This design comes from an exercise in tuning for small area on the open sky130 flow, not from production work.
In this exercise RTL edits were held to simulation tests only and were not proved equivalent to the original.

### design/flow/config.mk
export PLATFORM = sky130hd
export DESIGN_NAME = Final_AXI_to_APB_Bridge
export DESIGN_NICKNAME = Final_AXI_to_APB_Bridge
export VERILOG_FILES = /design/flow/design.v
export SDC_FILE = /design/flow/constraint.sdc
export NUM_CORES = 4
export LEC_CHECK = 0
export CAP_MARGIN = 20
export CORE_MARGIN = 2
export CORE_UTILIZATION = 40
export PLACE_DENSITY = 0.6
export SLEW_MARGIN = 20
### design/flow/constraint.sdc
create_clock -name core_clock -period 6.0 [get_ports {ACLK}]
set_input_delay 1.2000 -clock core_clock [delete_from_list [all_inputs] [get_ports {ACLK}]]
set_output_delay 1.2000 -clock core_clock [all_outputs]
set_load 0.01 [all_outputs]
### design/flow/design.v
module Final_AXI_to_APB_Bridge #(
    parameter AXI_ADDR_WIDTH    = 32,
    parameter AXI_DATA_WIDTH    = 32,
    parameter AXI_MAX_BURST_LEN = 8,
    parameter AXI_BURST_WIDTH   = 2,
    parameter AXI_SIZE_WIDTH    = 3,
    parameter APB_ADDR_WIDTH    = 32,
    parameter APB_DATA_WIDTH    = 32
)(
    input  [AXI_ADDR_WIDTH-1:0]    AWADDR,
    input  [AXI_BURST_WIDTH-1:0]   AWBURST,
    input  [AXI_MAX_BURST_LEN-1:0] AWLEN,
    input                          AWVALID,
    output                         AWREADY,
    input  [AXI_ADDR_WIDTH-1:0]    ARADDR,
    input  [AXI_BURST_WIDTH-1:0]   ARBURST,
    input  [AXI_MAX_BURST_LEN-1:0] ARLEN,
    input                          ARVALID,
    output                         ARREADY,
    input  [AXI_DATA_WIDTH-1:0]    WDATA,
    input                          WVALID,
    input                          WLAST,
    input  [AXI_DATA_WIDTH/8-1:0]  WSTRB,
    output                         WREADY,
    output [AXI_DATA_WIDTH-1:0]    RDATA,
    output [1:0]                   RRESP,
    output                         RVALID,
    output                         RLAST,
    input                          RREADY,
    output [1:0]                   BRESP,
    output                         BVALID,
    input                          BREADY,
    input                          ACLK,
    input                          ARESETn,
    output [APB_ADDR_WIDTH-1:0]    PADDR,
    output                         PWRITE,
    output                         PSEL1,
    output                         PSEL2,
    output                         PSEL3,
    output                         PSEL4,
    output                         PENABLE,
    output [APB_DATA_WIDTH-1:0]    PWDATA,
    input  [APB_DATA_WIDTH-1:0]    PRDATA,
    input                          PREADY
);
    localparam [12:0] IDLE_WRITE        = 13'b0000000000001;
    localparam [12:0] READ_SETUP_M      = 13'b0000000000010;
    localparam [12:0] READ_SETUP_S      = 13'b0000000000100;
    localparam [12:0] READ_ACCESS_S     = 13'b0000000001000;
    localparam [12:0] READ_PREACCESS_M  = 13'b0000000010000;
    localparam [12:0] READ_ACCESS_M     = 13'b0000000100000;
    localparam [12:0] WRITE_SETUP_M     = 13'b0000001000000;
    localparam [12:0] WRITE_PREACCESS_M = 13'b0000010000000;
    localparam [12:0] WRITE_ACCESS_M    = 13'b0000100000000;
    localparam [12:0] WRITE_TERMINATE   = 13'b0001000000000;
    localparam [12:0] WRITE_SETUP_S     = 13'b0010000000000;
    localparam [12:0] WRITE_ACCESS_S    = 13'b0100000000000;
    localparam [12:0] IDLE_READ         = 13'b1000000000000;
    localparam READ_PRIORITY  = 1'b0;
    localparam WRITE_PRIORITY = 1'b1;
    reg  [12:0] current_state_write, next_state_write;
    reg  [12:0] current_state_read,  next_state_read;
    reg         current_arbiter_state, next_arbiter_state;
    reg  [AXI_MAX_BURST_LEN:0] Length_Of_Burst_Subordinate_write, Length_Of_Burst_Subordinate_write_next;
    reg  [AXI_MAX_BURST_LEN:0] Length_Of_Burst_Manager_write,     Length_Of_Burst_Manager_write_next;
    reg  [AXI_ADDR_WIDTH-1:0]  Address_Hold_Reg_write,            Address_Hold_Reg_write_next;
    reg  [AXI_ADDR_WIDTH-1:0]  Memory_Aligner_write,              Memory_Aligner_write_next;
    reg  [AXI_DATA_WIDTH-1:0]  write_buf;         
    reg  [APB_DATA_WIDTH-1:0]  pwdata_q, pwdata_c;
    reg                        wen_q, wen_c;      
    reg  [AXI_MAX_BURST_LEN:0] Length_Of_Burst_Subordinate_read, Length_Of_Burst_Subordinate_read_next;
    reg  [AXI_MAX_BURST_LEN:0] Length_Of_Burst_Manager_read,     Length_Of_Burst_Manager_read_next;
    reg  [AXI_ADDR_WIDTH-1:0]  Address_Hold_Reg_read,            Address_Hold_Reg_read_next;
    reg  [APB_DATA_WIDTH-1:0]  read_buf;          
    reg  [AXI_DATA_WIDTH-1:0]  rdata_q, rdata_c;
    reg                        ren_q, ren_c;      
    reg                        last_q, last_c;
    always @(*) begin
        next_arbiter_state = current_arbiter_state;
        case (current_arbiter_state)
            WRITE_PRIORITY: if (AWVALID && !ARVALID) next_arbiter_state = READ_PRIORITY;
            READ_PRIORITY:  if (ARVALID && !AWVALID) next_arbiter_state = WRITE_PRIORITY;
        endcase
    end
    wire addr_conflict = (AWADDR == ARADDR) ||
                         ((AWADDR <= 50) && (ARADDR <= 50)) ||
                         ((AWADDR >= 51) && (ARADDR >= 51) && (AWADDR <= 10) && (ARADDR <= 100)) ||
                         ((AWADDR >= 101) && (ARADDR >= 101) && (AWADDR <= 150) && (ARADDR <= 150)) ||
                         ((AWADDR >= 151) && (ARADDR >= 151) && (AWADDR <= 200) && (ARADDR <= 200));
    always @(posedge ACLK or negedge ARESETn) begin
        if (!ARESETn) begin
            current_arbiter_state             <= WRITE_PRIORITY;
            current_state_write               <= IDLE_WRITE;
            current_state_read                <= IDLE_READ;
            Length_Of_Burst_Manager_read      <= 0;
            Length_Of_Burst_Subordinate_read  <= 0;
            Length_Of_Burst_Manager_write     <= 0;
            Length_Of_Burst_Subordinate_write <= 0;
            Address_Hold_Reg_write            <= 0;
            Address_Hold_Reg_read             <= 0;
            Memory_Aligner_write              <= 0;
            wen_q                             <= 1'b0;
            ren_q                             <= 1'b0;
            last_q                            <= 1'b0;
        end else begin
            current_arbiter_state <= next_arbiter_state;
            if (current_arbiter_state == WRITE_PRIORITY && addr_conflict)
                current_state_write <= IDLE_WRITE;
            else
                current_state_write <= next_state_write;
            current_state_read                <= next_state_read;
            Length_Of_Burst_Manager_read      <= Length_Of_Burst_Manager_read_next;
            Length_Of_Burst_Subordinate_read  <= Length_Of_Burst_Subordinate_read_next;
            Length_Of_Burst_Manager_write     <= Length_Of_Burst_Manager_write_next;
            Length_Of_Burst_Subordinate_write <= Length_Of_Burst_Subordinate_write_next;
            Address_Hold_Reg_write            <= Address_Hold_Reg_write_next;
            Address_Hold_Reg_read             <= Address_Hold_Reg_read_next;
            Memory_Aligner_write              <= Memory_Aligner_write_next;
            wen_q                             <= wen_c;
            ren_q                             <= ren_c;
            last_q                            <= last_c;
        end
    end
    always @(posedge ACLK) begin
        pwdata_q <= pwdata_c;
        rdata_q  <= rdata_c;
        if (current_state_write == WRITE_ACCESS_M && Length_Of_Burst_Manager_write != 0)
            write_buf <= WDATA;
        if (current_state_read == READ_ACCESS_S && Length_Of_Burst_Subordinate_read != 0)
            read_buf <= PRDATA;
    end
    always @(*) begin
        next_state_write                       = current_state_write;
        Address_Hold_Reg_write_next            = Address_Hold_Reg_write;
        Length_Of_Burst_Manager_write_next     = Length_Of_Burst_Manager_write;
        Length_Of_Burst_Subordinate_write_next = Length_Of_Burst_Subordinate_write;
        Memory_Aligner_write_next              = Memory_Aligner_write;
        pwdata_c                               = pwdata_q;
        wen_c                                  = wen_q;
        case (current_state_write)
            IDLE_WRITE: begin
                pwdata_c                               = 0;
                wen_c                                  = 1'b0;
                Address_Hold_Reg_write_next            = 0;
                Length_Of_Burst_Manager_write_next     = 0;
                Length_Of_Burst_Subordinate_write_next = 0;
                Memory_Aligner_write_next              = 0;
                next_state_write = AWVALID ? WRITE_SETUP_M : IDLE_WRITE;
            end
            WRITE_SETUP_M: begin
                if (AWVALID) begin
                    Address_Hold_Reg_write_next            = AWADDR;
                    Length_Of_Burst_Subordinate_write_next = AWLEN + 1;
                    Length_Of_Burst_Manager_write_next     = AWLEN + 1;
                    Memory_Aligner_write_next              = AWADDR;
                    next_state_write = WRITE_PREACCESS_M;
                end else
                    next_state_write = IDLE_WRITE;
            end
            WRITE_PREACCESS_M: begin
                next_state_write = WVALID ? WRITE_ACCESS_M : WRITE_PREACCESS_M;
            end
            WRITE_ACCESS_M: begin
                if (Length_Of_Burst_Manager_write != 0) begin
                    if (WLAST || Length_Of_Burst_Manager_write == 1)
                        next_state_write = WRITE_TERMINATE;
                    else
                        next_state_write = WRITE_SETUP_S;
                    case (AWBURST)
                        2'b00: Address_Hold_Reg_write_next = AWADDR;
                        2'b01: Address_Hold_Reg_write_next = Address_Hold_Reg_write + 4;
                        2'b10: begin
                            Address_Hold_Reg_write_next = Address_Hold_Reg_write + 4;
                            if (Address_Hold_Reg_write >= AWADDR + AWLEN*4)
                                Address_Hold_Reg_write_next = AWADDR;
                        end
                        default: Address_Hold_Reg_write_next = AWADDR;
                    endcase
                    Length_Of_Burst_Manager_write_next = Length_Of_Burst_Manager_write - 1;
                end else
                    next_state_write = WRITE_TERMINATE;
            end
            WRITE_TERMINATE: begin
                next_state_write = BREADY ? WRITE_SETUP_S : WRITE_TERMINATE;
            end
            WRITE_SETUP_S: begin
                next_state_write = WRITE_ACCESS_S;
                pwdata_c         = write_buf;
                wen_c            = 1'b1;
            end
            WRITE_ACCESS_S: begin
                if (PREADY && Length_Of_Burst_Subordinate_write != 0) begin
                    if (Length_Of_Burst_Subordinate_write == 1)
                        next_state_write = IDLE_WRITE;
                    else
                        next_state_write = WRITE_ACCESS_M;
                    case (AWBURST)
                        2'b01: Memory_Aligner_write_next = Memory_Aligner_write + 4;
                        2'b10: begin
                            Memory_Aligner_write_next = Memory_Aligner_write + 4;
                            if (Memory_Aligner_write >= AWADDR + AWLEN*2)
                                Memory_Aligner_write_next = AWADDR;
                        end
                        default: Memory_Aligner_write_next = Memory_Aligner_write;
                    endcase
                    Length_Of_Burst_Subordinate_write_next = Length_Of_Burst_Subordinate_write - 1;
                end
            end
            default: next_state_write = IDLE_WRITE;
        endcase
    end
    always @(*) begin
        next_state_read                       = current_state_read;
        Address_Hold_Reg_read_next            = Address_Hold_Reg_read;
        Length_Of_Burst_Subordinate_read_next = Length_Of_Burst_Subordinate_read;
        Length_Of_Burst_Manager_read_next     = Length_Of_Burst_Manager_read;
        rdata_c                               = rdata_q;
        ren_c                                 = ren_q;
        last_c                                = last_q;
        case (current_state_read)
            IDLE_READ: begin
                rdata_c                               = 0;
                ren_c                                 = ARVALID;
                last_c                                = 1'b0;
                Address_Hold_Reg_read_next            = 0;
                Length_Of_Burst_Subordinate_read_next = 0;
                Length_Of_Burst_Manager_read_next     = 0;
                next_state_read = ARVALID ? READ_SETUP_M : IDLE_READ;
            end
            READ_SETUP_M: begin
                if (ARVALID) begin
                    Address_Hold_Reg_read_next            = ARADDR;
                    Length_Of_Burst_Subordinate_read_next = ARLEN + 1;
                    Length_Of_Burst_Manager_read_next     = ARLEN + 1;
                    next_state_read = READ_SETUP_S;
                end else
                    next_state_read = IDLE_READ;
            end
            READ_SETUP_S: begin
                next_state_read = PREADY ? READ_ACCESS_S : READ_SETUP_S;
            end
            READ_ACCESS_S: begin
                if (Length_Of_Burst_Subordinate_read != 0) begin
                    case (ARBURST)
                        2'b01: Address_Hold_Reg_read_next = Address_Hold_Reg_read + 4;
                        2'b10: begin
                            Address_Hold_Reg_read_next = Address_Hold_Reg_read + 4;
                            if (Address_Hold_Reg_read >= ARADDR + ARLEN*2)
                                Address_Hold_Reg_read_next = ARADDR;
                        end
                        default: Address_Hold_Reg_read_next = Address_Hold_Reg_read;
                    endcase
                    Length_Of_Burst_Subordinate_read_next = Length_Of_Burst_Subordinate_read - 1;
                    next_state_read = READ_PREACCESS_M;
                end else
                    next_state_read = READ_ACCESS_M;
            end
            READ_PREACCESS_M: begin
                next_state_read = RREADY ? READ_ACCESS_M : READ_PREACCESS_M;
            end
            READ_ACCESS_M: begin
                if (Length_Of_Burst_Manager_read != 0) begin
                    if (Length_Of_Burst_Manager_read == 1) begin
                        last_c          = 1'b1;
                        next_state_read = IDLE_READ;
                    end else
                        next_state_read = READ_ACCESS_S;
                    rdata_c = read_buf;
                    Length_Of_Burst_Manager_read_next = Length_Of_Burst_Manager_read - 1;
                end else
                    next_state_read = IDLE_READ;
            end
            default: next_state_read = IDLE_READ;
        endcase
    end
    wire apb_active = (current_state_read  == READ_SETUP_S)  ||
                      (current_state_read  == READ_ACCESS_M) ||
                      (current_state_read  == READ_ACCESS_S) ||
                      (current_state_write == WRITE_SETUP_S) ||
                      (current_state_write == WRITE_ACCESS_S);
    wire sel_on = !last_c && apb_active;
    wire write_apb = (current_state_write == WRITE_ACCESS_S) || (current_state_write == WRITE_SETUP_S);
    assign ARREADY = (current_state_read == READ_SETUP_M);
    assign PADDR   = ((wen_c || (ren_c && write_apb)) && (current_state_read != READ_ACCESS_M)) ?
                     Memory_Aligner_write : Address_Hold_Reg_read;
    assign PSEL1   = sel_on && ((Address_Hold_Reg_write <= 50) || (Address_Hold_Reg_read <= 50));
    assign PSEL2   = sel_on && ((Address_Hold_Reg_write >= 51  && Address_Hold_Reg_write <= 100) ||
                                (Address_Hold_Reg_read  >= 51  && Address_Hold_Reg_read  <= 100));
    assign PSEL3   = sel_on && ((Address_Hold_Reg_write >= 101 && Address_Hold_Reg_write <= 150) ||
                                (Address_Hold_Reg_read  >= 101 && Address_Hold_Reg_read  <= 150));
    assign PSEL4   = sel_on && ((Address_Hold_Reg_write >= 151 && Address_Hold_Reg_write <= 200) ||
                                (Address_Hold_Reg_read  >= 151 && Address_Hold_Reg_read  <= 200));
    assign PWRITE  = write_apb;
    assign PENABLE = (current_state_read == READ_ACCESS_S) || (current_state_write == WRITE_ACCESS_S);
    assign PWDATA  = pwdata_c;
    assign RDATA   = rdata_c;
    assign RRESP   = last_c ? 2'd0 : 2'd1;
    assign RLAST   = (RRESP != 2'd0) && last_c && RREADY;
    assign RVALID  = (current_state_read == READ_ACCESS_M);
    assign AWREADY = (current_state_write == WRITE_SETUP_M);
    assign WREADY  = (current_state_write == WRITE_ACCESS_M);
    assign BVALID  = (current_state_write == WRITE_TERMINATE);
    assign BRESP   = (current_state_write == WRITE_TERMINATE) ? 2'd0 : 2'd1;
endmodule
### design/flow/run.sh
#!/bin/bash
# synth_recipe.tcl (not shown) runs the flow's synth.tcl, then flattens the netlist and writes it again
# the make line also repeats each setting of config.mk as NAME=value (left out here)
make -C /OpenROAD-flow-scripts/flow DESIGN_CONFIG=/design/flow/config.mk WORK_HOME=/design/flow/orfs CLKGATE_MAP_FILE= SYNTH_SCRIPT=/design/flow/synth_recipe.tcl finish
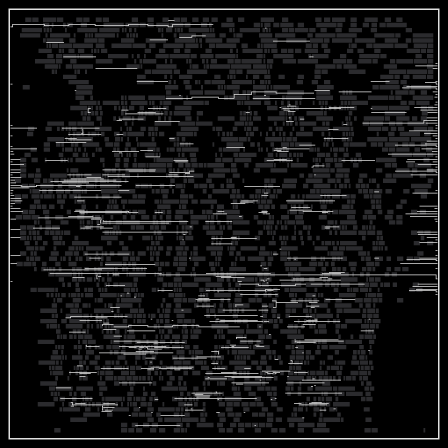
(M3 wires)
Cells faint in the background.
- main direction: horizontal
- wire length on this layer: 4,280 um
- longest straight run: 145 um
- share of all routed wire: 6.5%
- nets with wire on the layer: 306
grt met3 use: 0.0422
DR vias: 18.5k

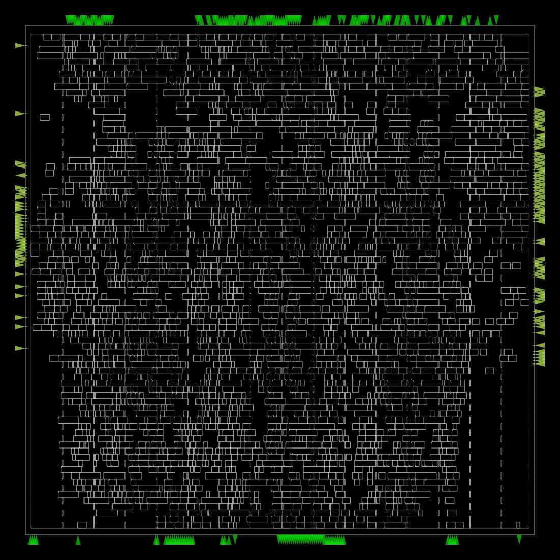
(cell placement)
row count: 80
Non-Filler Instances: 3,148
TAP cells: 615
core area: 47,700 sq um

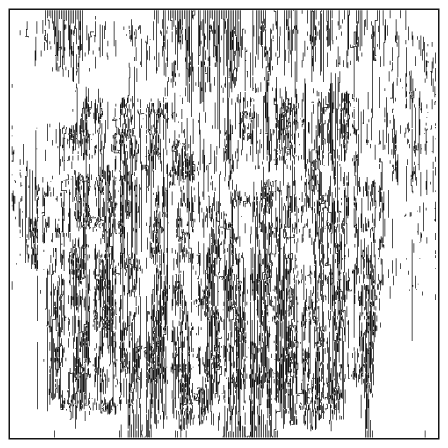
(met2 routing)
- nets with wire on the layer: 2,330
- longest straight run: 73.8 um

==> impl_metrics.toml <==
[timing]
final.min_clock_period_ns = 5.55
finClkSkew_ns = 0.0162
setup_viol = 0

[cts]
cts_made_buffers = 35
post-cts-setup-buffers = 0
tritoncts = "built"

[synth]
ys_seq_area_frac = 0.358
synth_area_sq_um = 19400
synthTopCellsByCount = "274 x nand2_1, 187 x o21ai_0, 146 x dfrtp_1"
synth.most_common_cell = "nand2_1"
synth_area_leaders = "dfrtp_1 19%, edfxtp_1 9.9%, ha_1 9.2%"
syn_inst = 2214
netlist.area_leader.share = 0.189
synth-async-reset-ratio = 0.538
synthMuxAreaShare = 0.0202

[power_and_ir_drop]
p_total_mw = 7.77
p_seq_mw = 2.62
switchingPower_mw = 3.12
combPwrFrac = 0.385
clock_net_power_mw = 2.16

[drt]
vias_per_cell = 5.88
dr_wl_met2_mm = 30.4
top_layer = "met4"
ant_nets = 0
drtIter0Drc = 1623
wl_per_cell_um = 21.0

[floorplanning]
io_pins = 273

[cells_and_area]
antenna_cells = 2
flops_and_latches = 277
largest_cell_class = "multi-input combinational cells"
seq-cell-share = 0.284

[global_routing]
grt_pass1_wl_mm = 102
met2_usage = 0.410
busiest_layer = "met2"

[placed_design]
place_hpwl_mm = 49.8
globalplace.congestion = 0.940

[setup_path]
cp-end-kind = "flip-flop"
cp_max_fo = 28

[run]
drv_cap = 0

[status]
outcome = "complete, no violations"

[worst_hold_path]
min_path_cells = 1
holdCritStartpoint = "pwdata_q[14]"
metrics by stage:
stage | instance area [sq um] | cells | setup slack (ns) | utilization | TNS, ns
finish | 24400 | 3148 | 0.445 | 0.512 | 0
global placement | 23300 | 3083 | -0.0487 | 0.487 | -0.525
CTS | 24400 | 3146 | 0.427 | 0.512 | 0
global route | 24400 | 3147 | 0.0164 | 0.512 | 0
floorplan | 19400 | 2216 | 0.828 | - | 0
detailed placement | 23300 | 3083 | -0.124 | 0.487 | -3.01
critical path: stages:
cell and delay, ns:
clkdlybuf4s50_1 0.47, ha_1 0.25, fa_1 0.39, a21o_1 0.20, a21oi_1 0.19, o21bai_1 0.10
a21oi_1 0.25, o21ai_0 0.16, and2_1 0.32, nand4_1 0.18, xor2_1 0.18, ha_1 0.28
and4_1 0.20, a221oi_1 0.32, o21ai_0 0.22, nor2_2 0.29, buf_12 0.16, o31ai_4 0.06
buf_12 0.20, a221o_1 0.36
logic make-up (layout without fill, tap and decap cells):
kind of cell,after synthesis,in the layout
and+or+nand+nor,814,814
xor gates and xnor gates,140,140
AOI/OAI and AO/OA,603,603
other,1,5
DFF,277,277
muxes,35,35
adders and majority gates,146,146
buffers and inverters,198,513

[afterwards: timing with drivers on the ports]
In the flow no input, the clock included, has a driving cell. The finished layout below was timed again as built, in two steps.
Step 1 (the two cells are an assumption about what drives the block):
set clk [get_ports {ACLK}]
set_driving_cell -lib_cell sky130_fd_sc_hd__clkbuf_16 $clk
set_driving_cell -lib_cell sky130_fd_sc_hd__buf_2 [delete_from_list [all_inputs] $clk]
Step 2 moves the port delays by t, midway between the first and last clock arrival at a register: inputs arrive t later, outputs are due t later. That takes back most of the time a late clock gives input paths.
a / b / c = no drivers / after step 1 / after step 2; a / b = the first two.
shift t [ns]: 0.607
slack for setup (ns): 0.445 / 0.468 / -0.139
hold slack, ns: 0.469 / 0.469 / 0.469
clock arrival spread, ns: 0.016 / 0.017
pins driven straight from the clock port: 1
With both steps, setup timing fails in this run, where it was met with ideal ports. For this run, drivers alone change the setup slack by +0.023 ns; drivers and shift together by -0.584 ns.
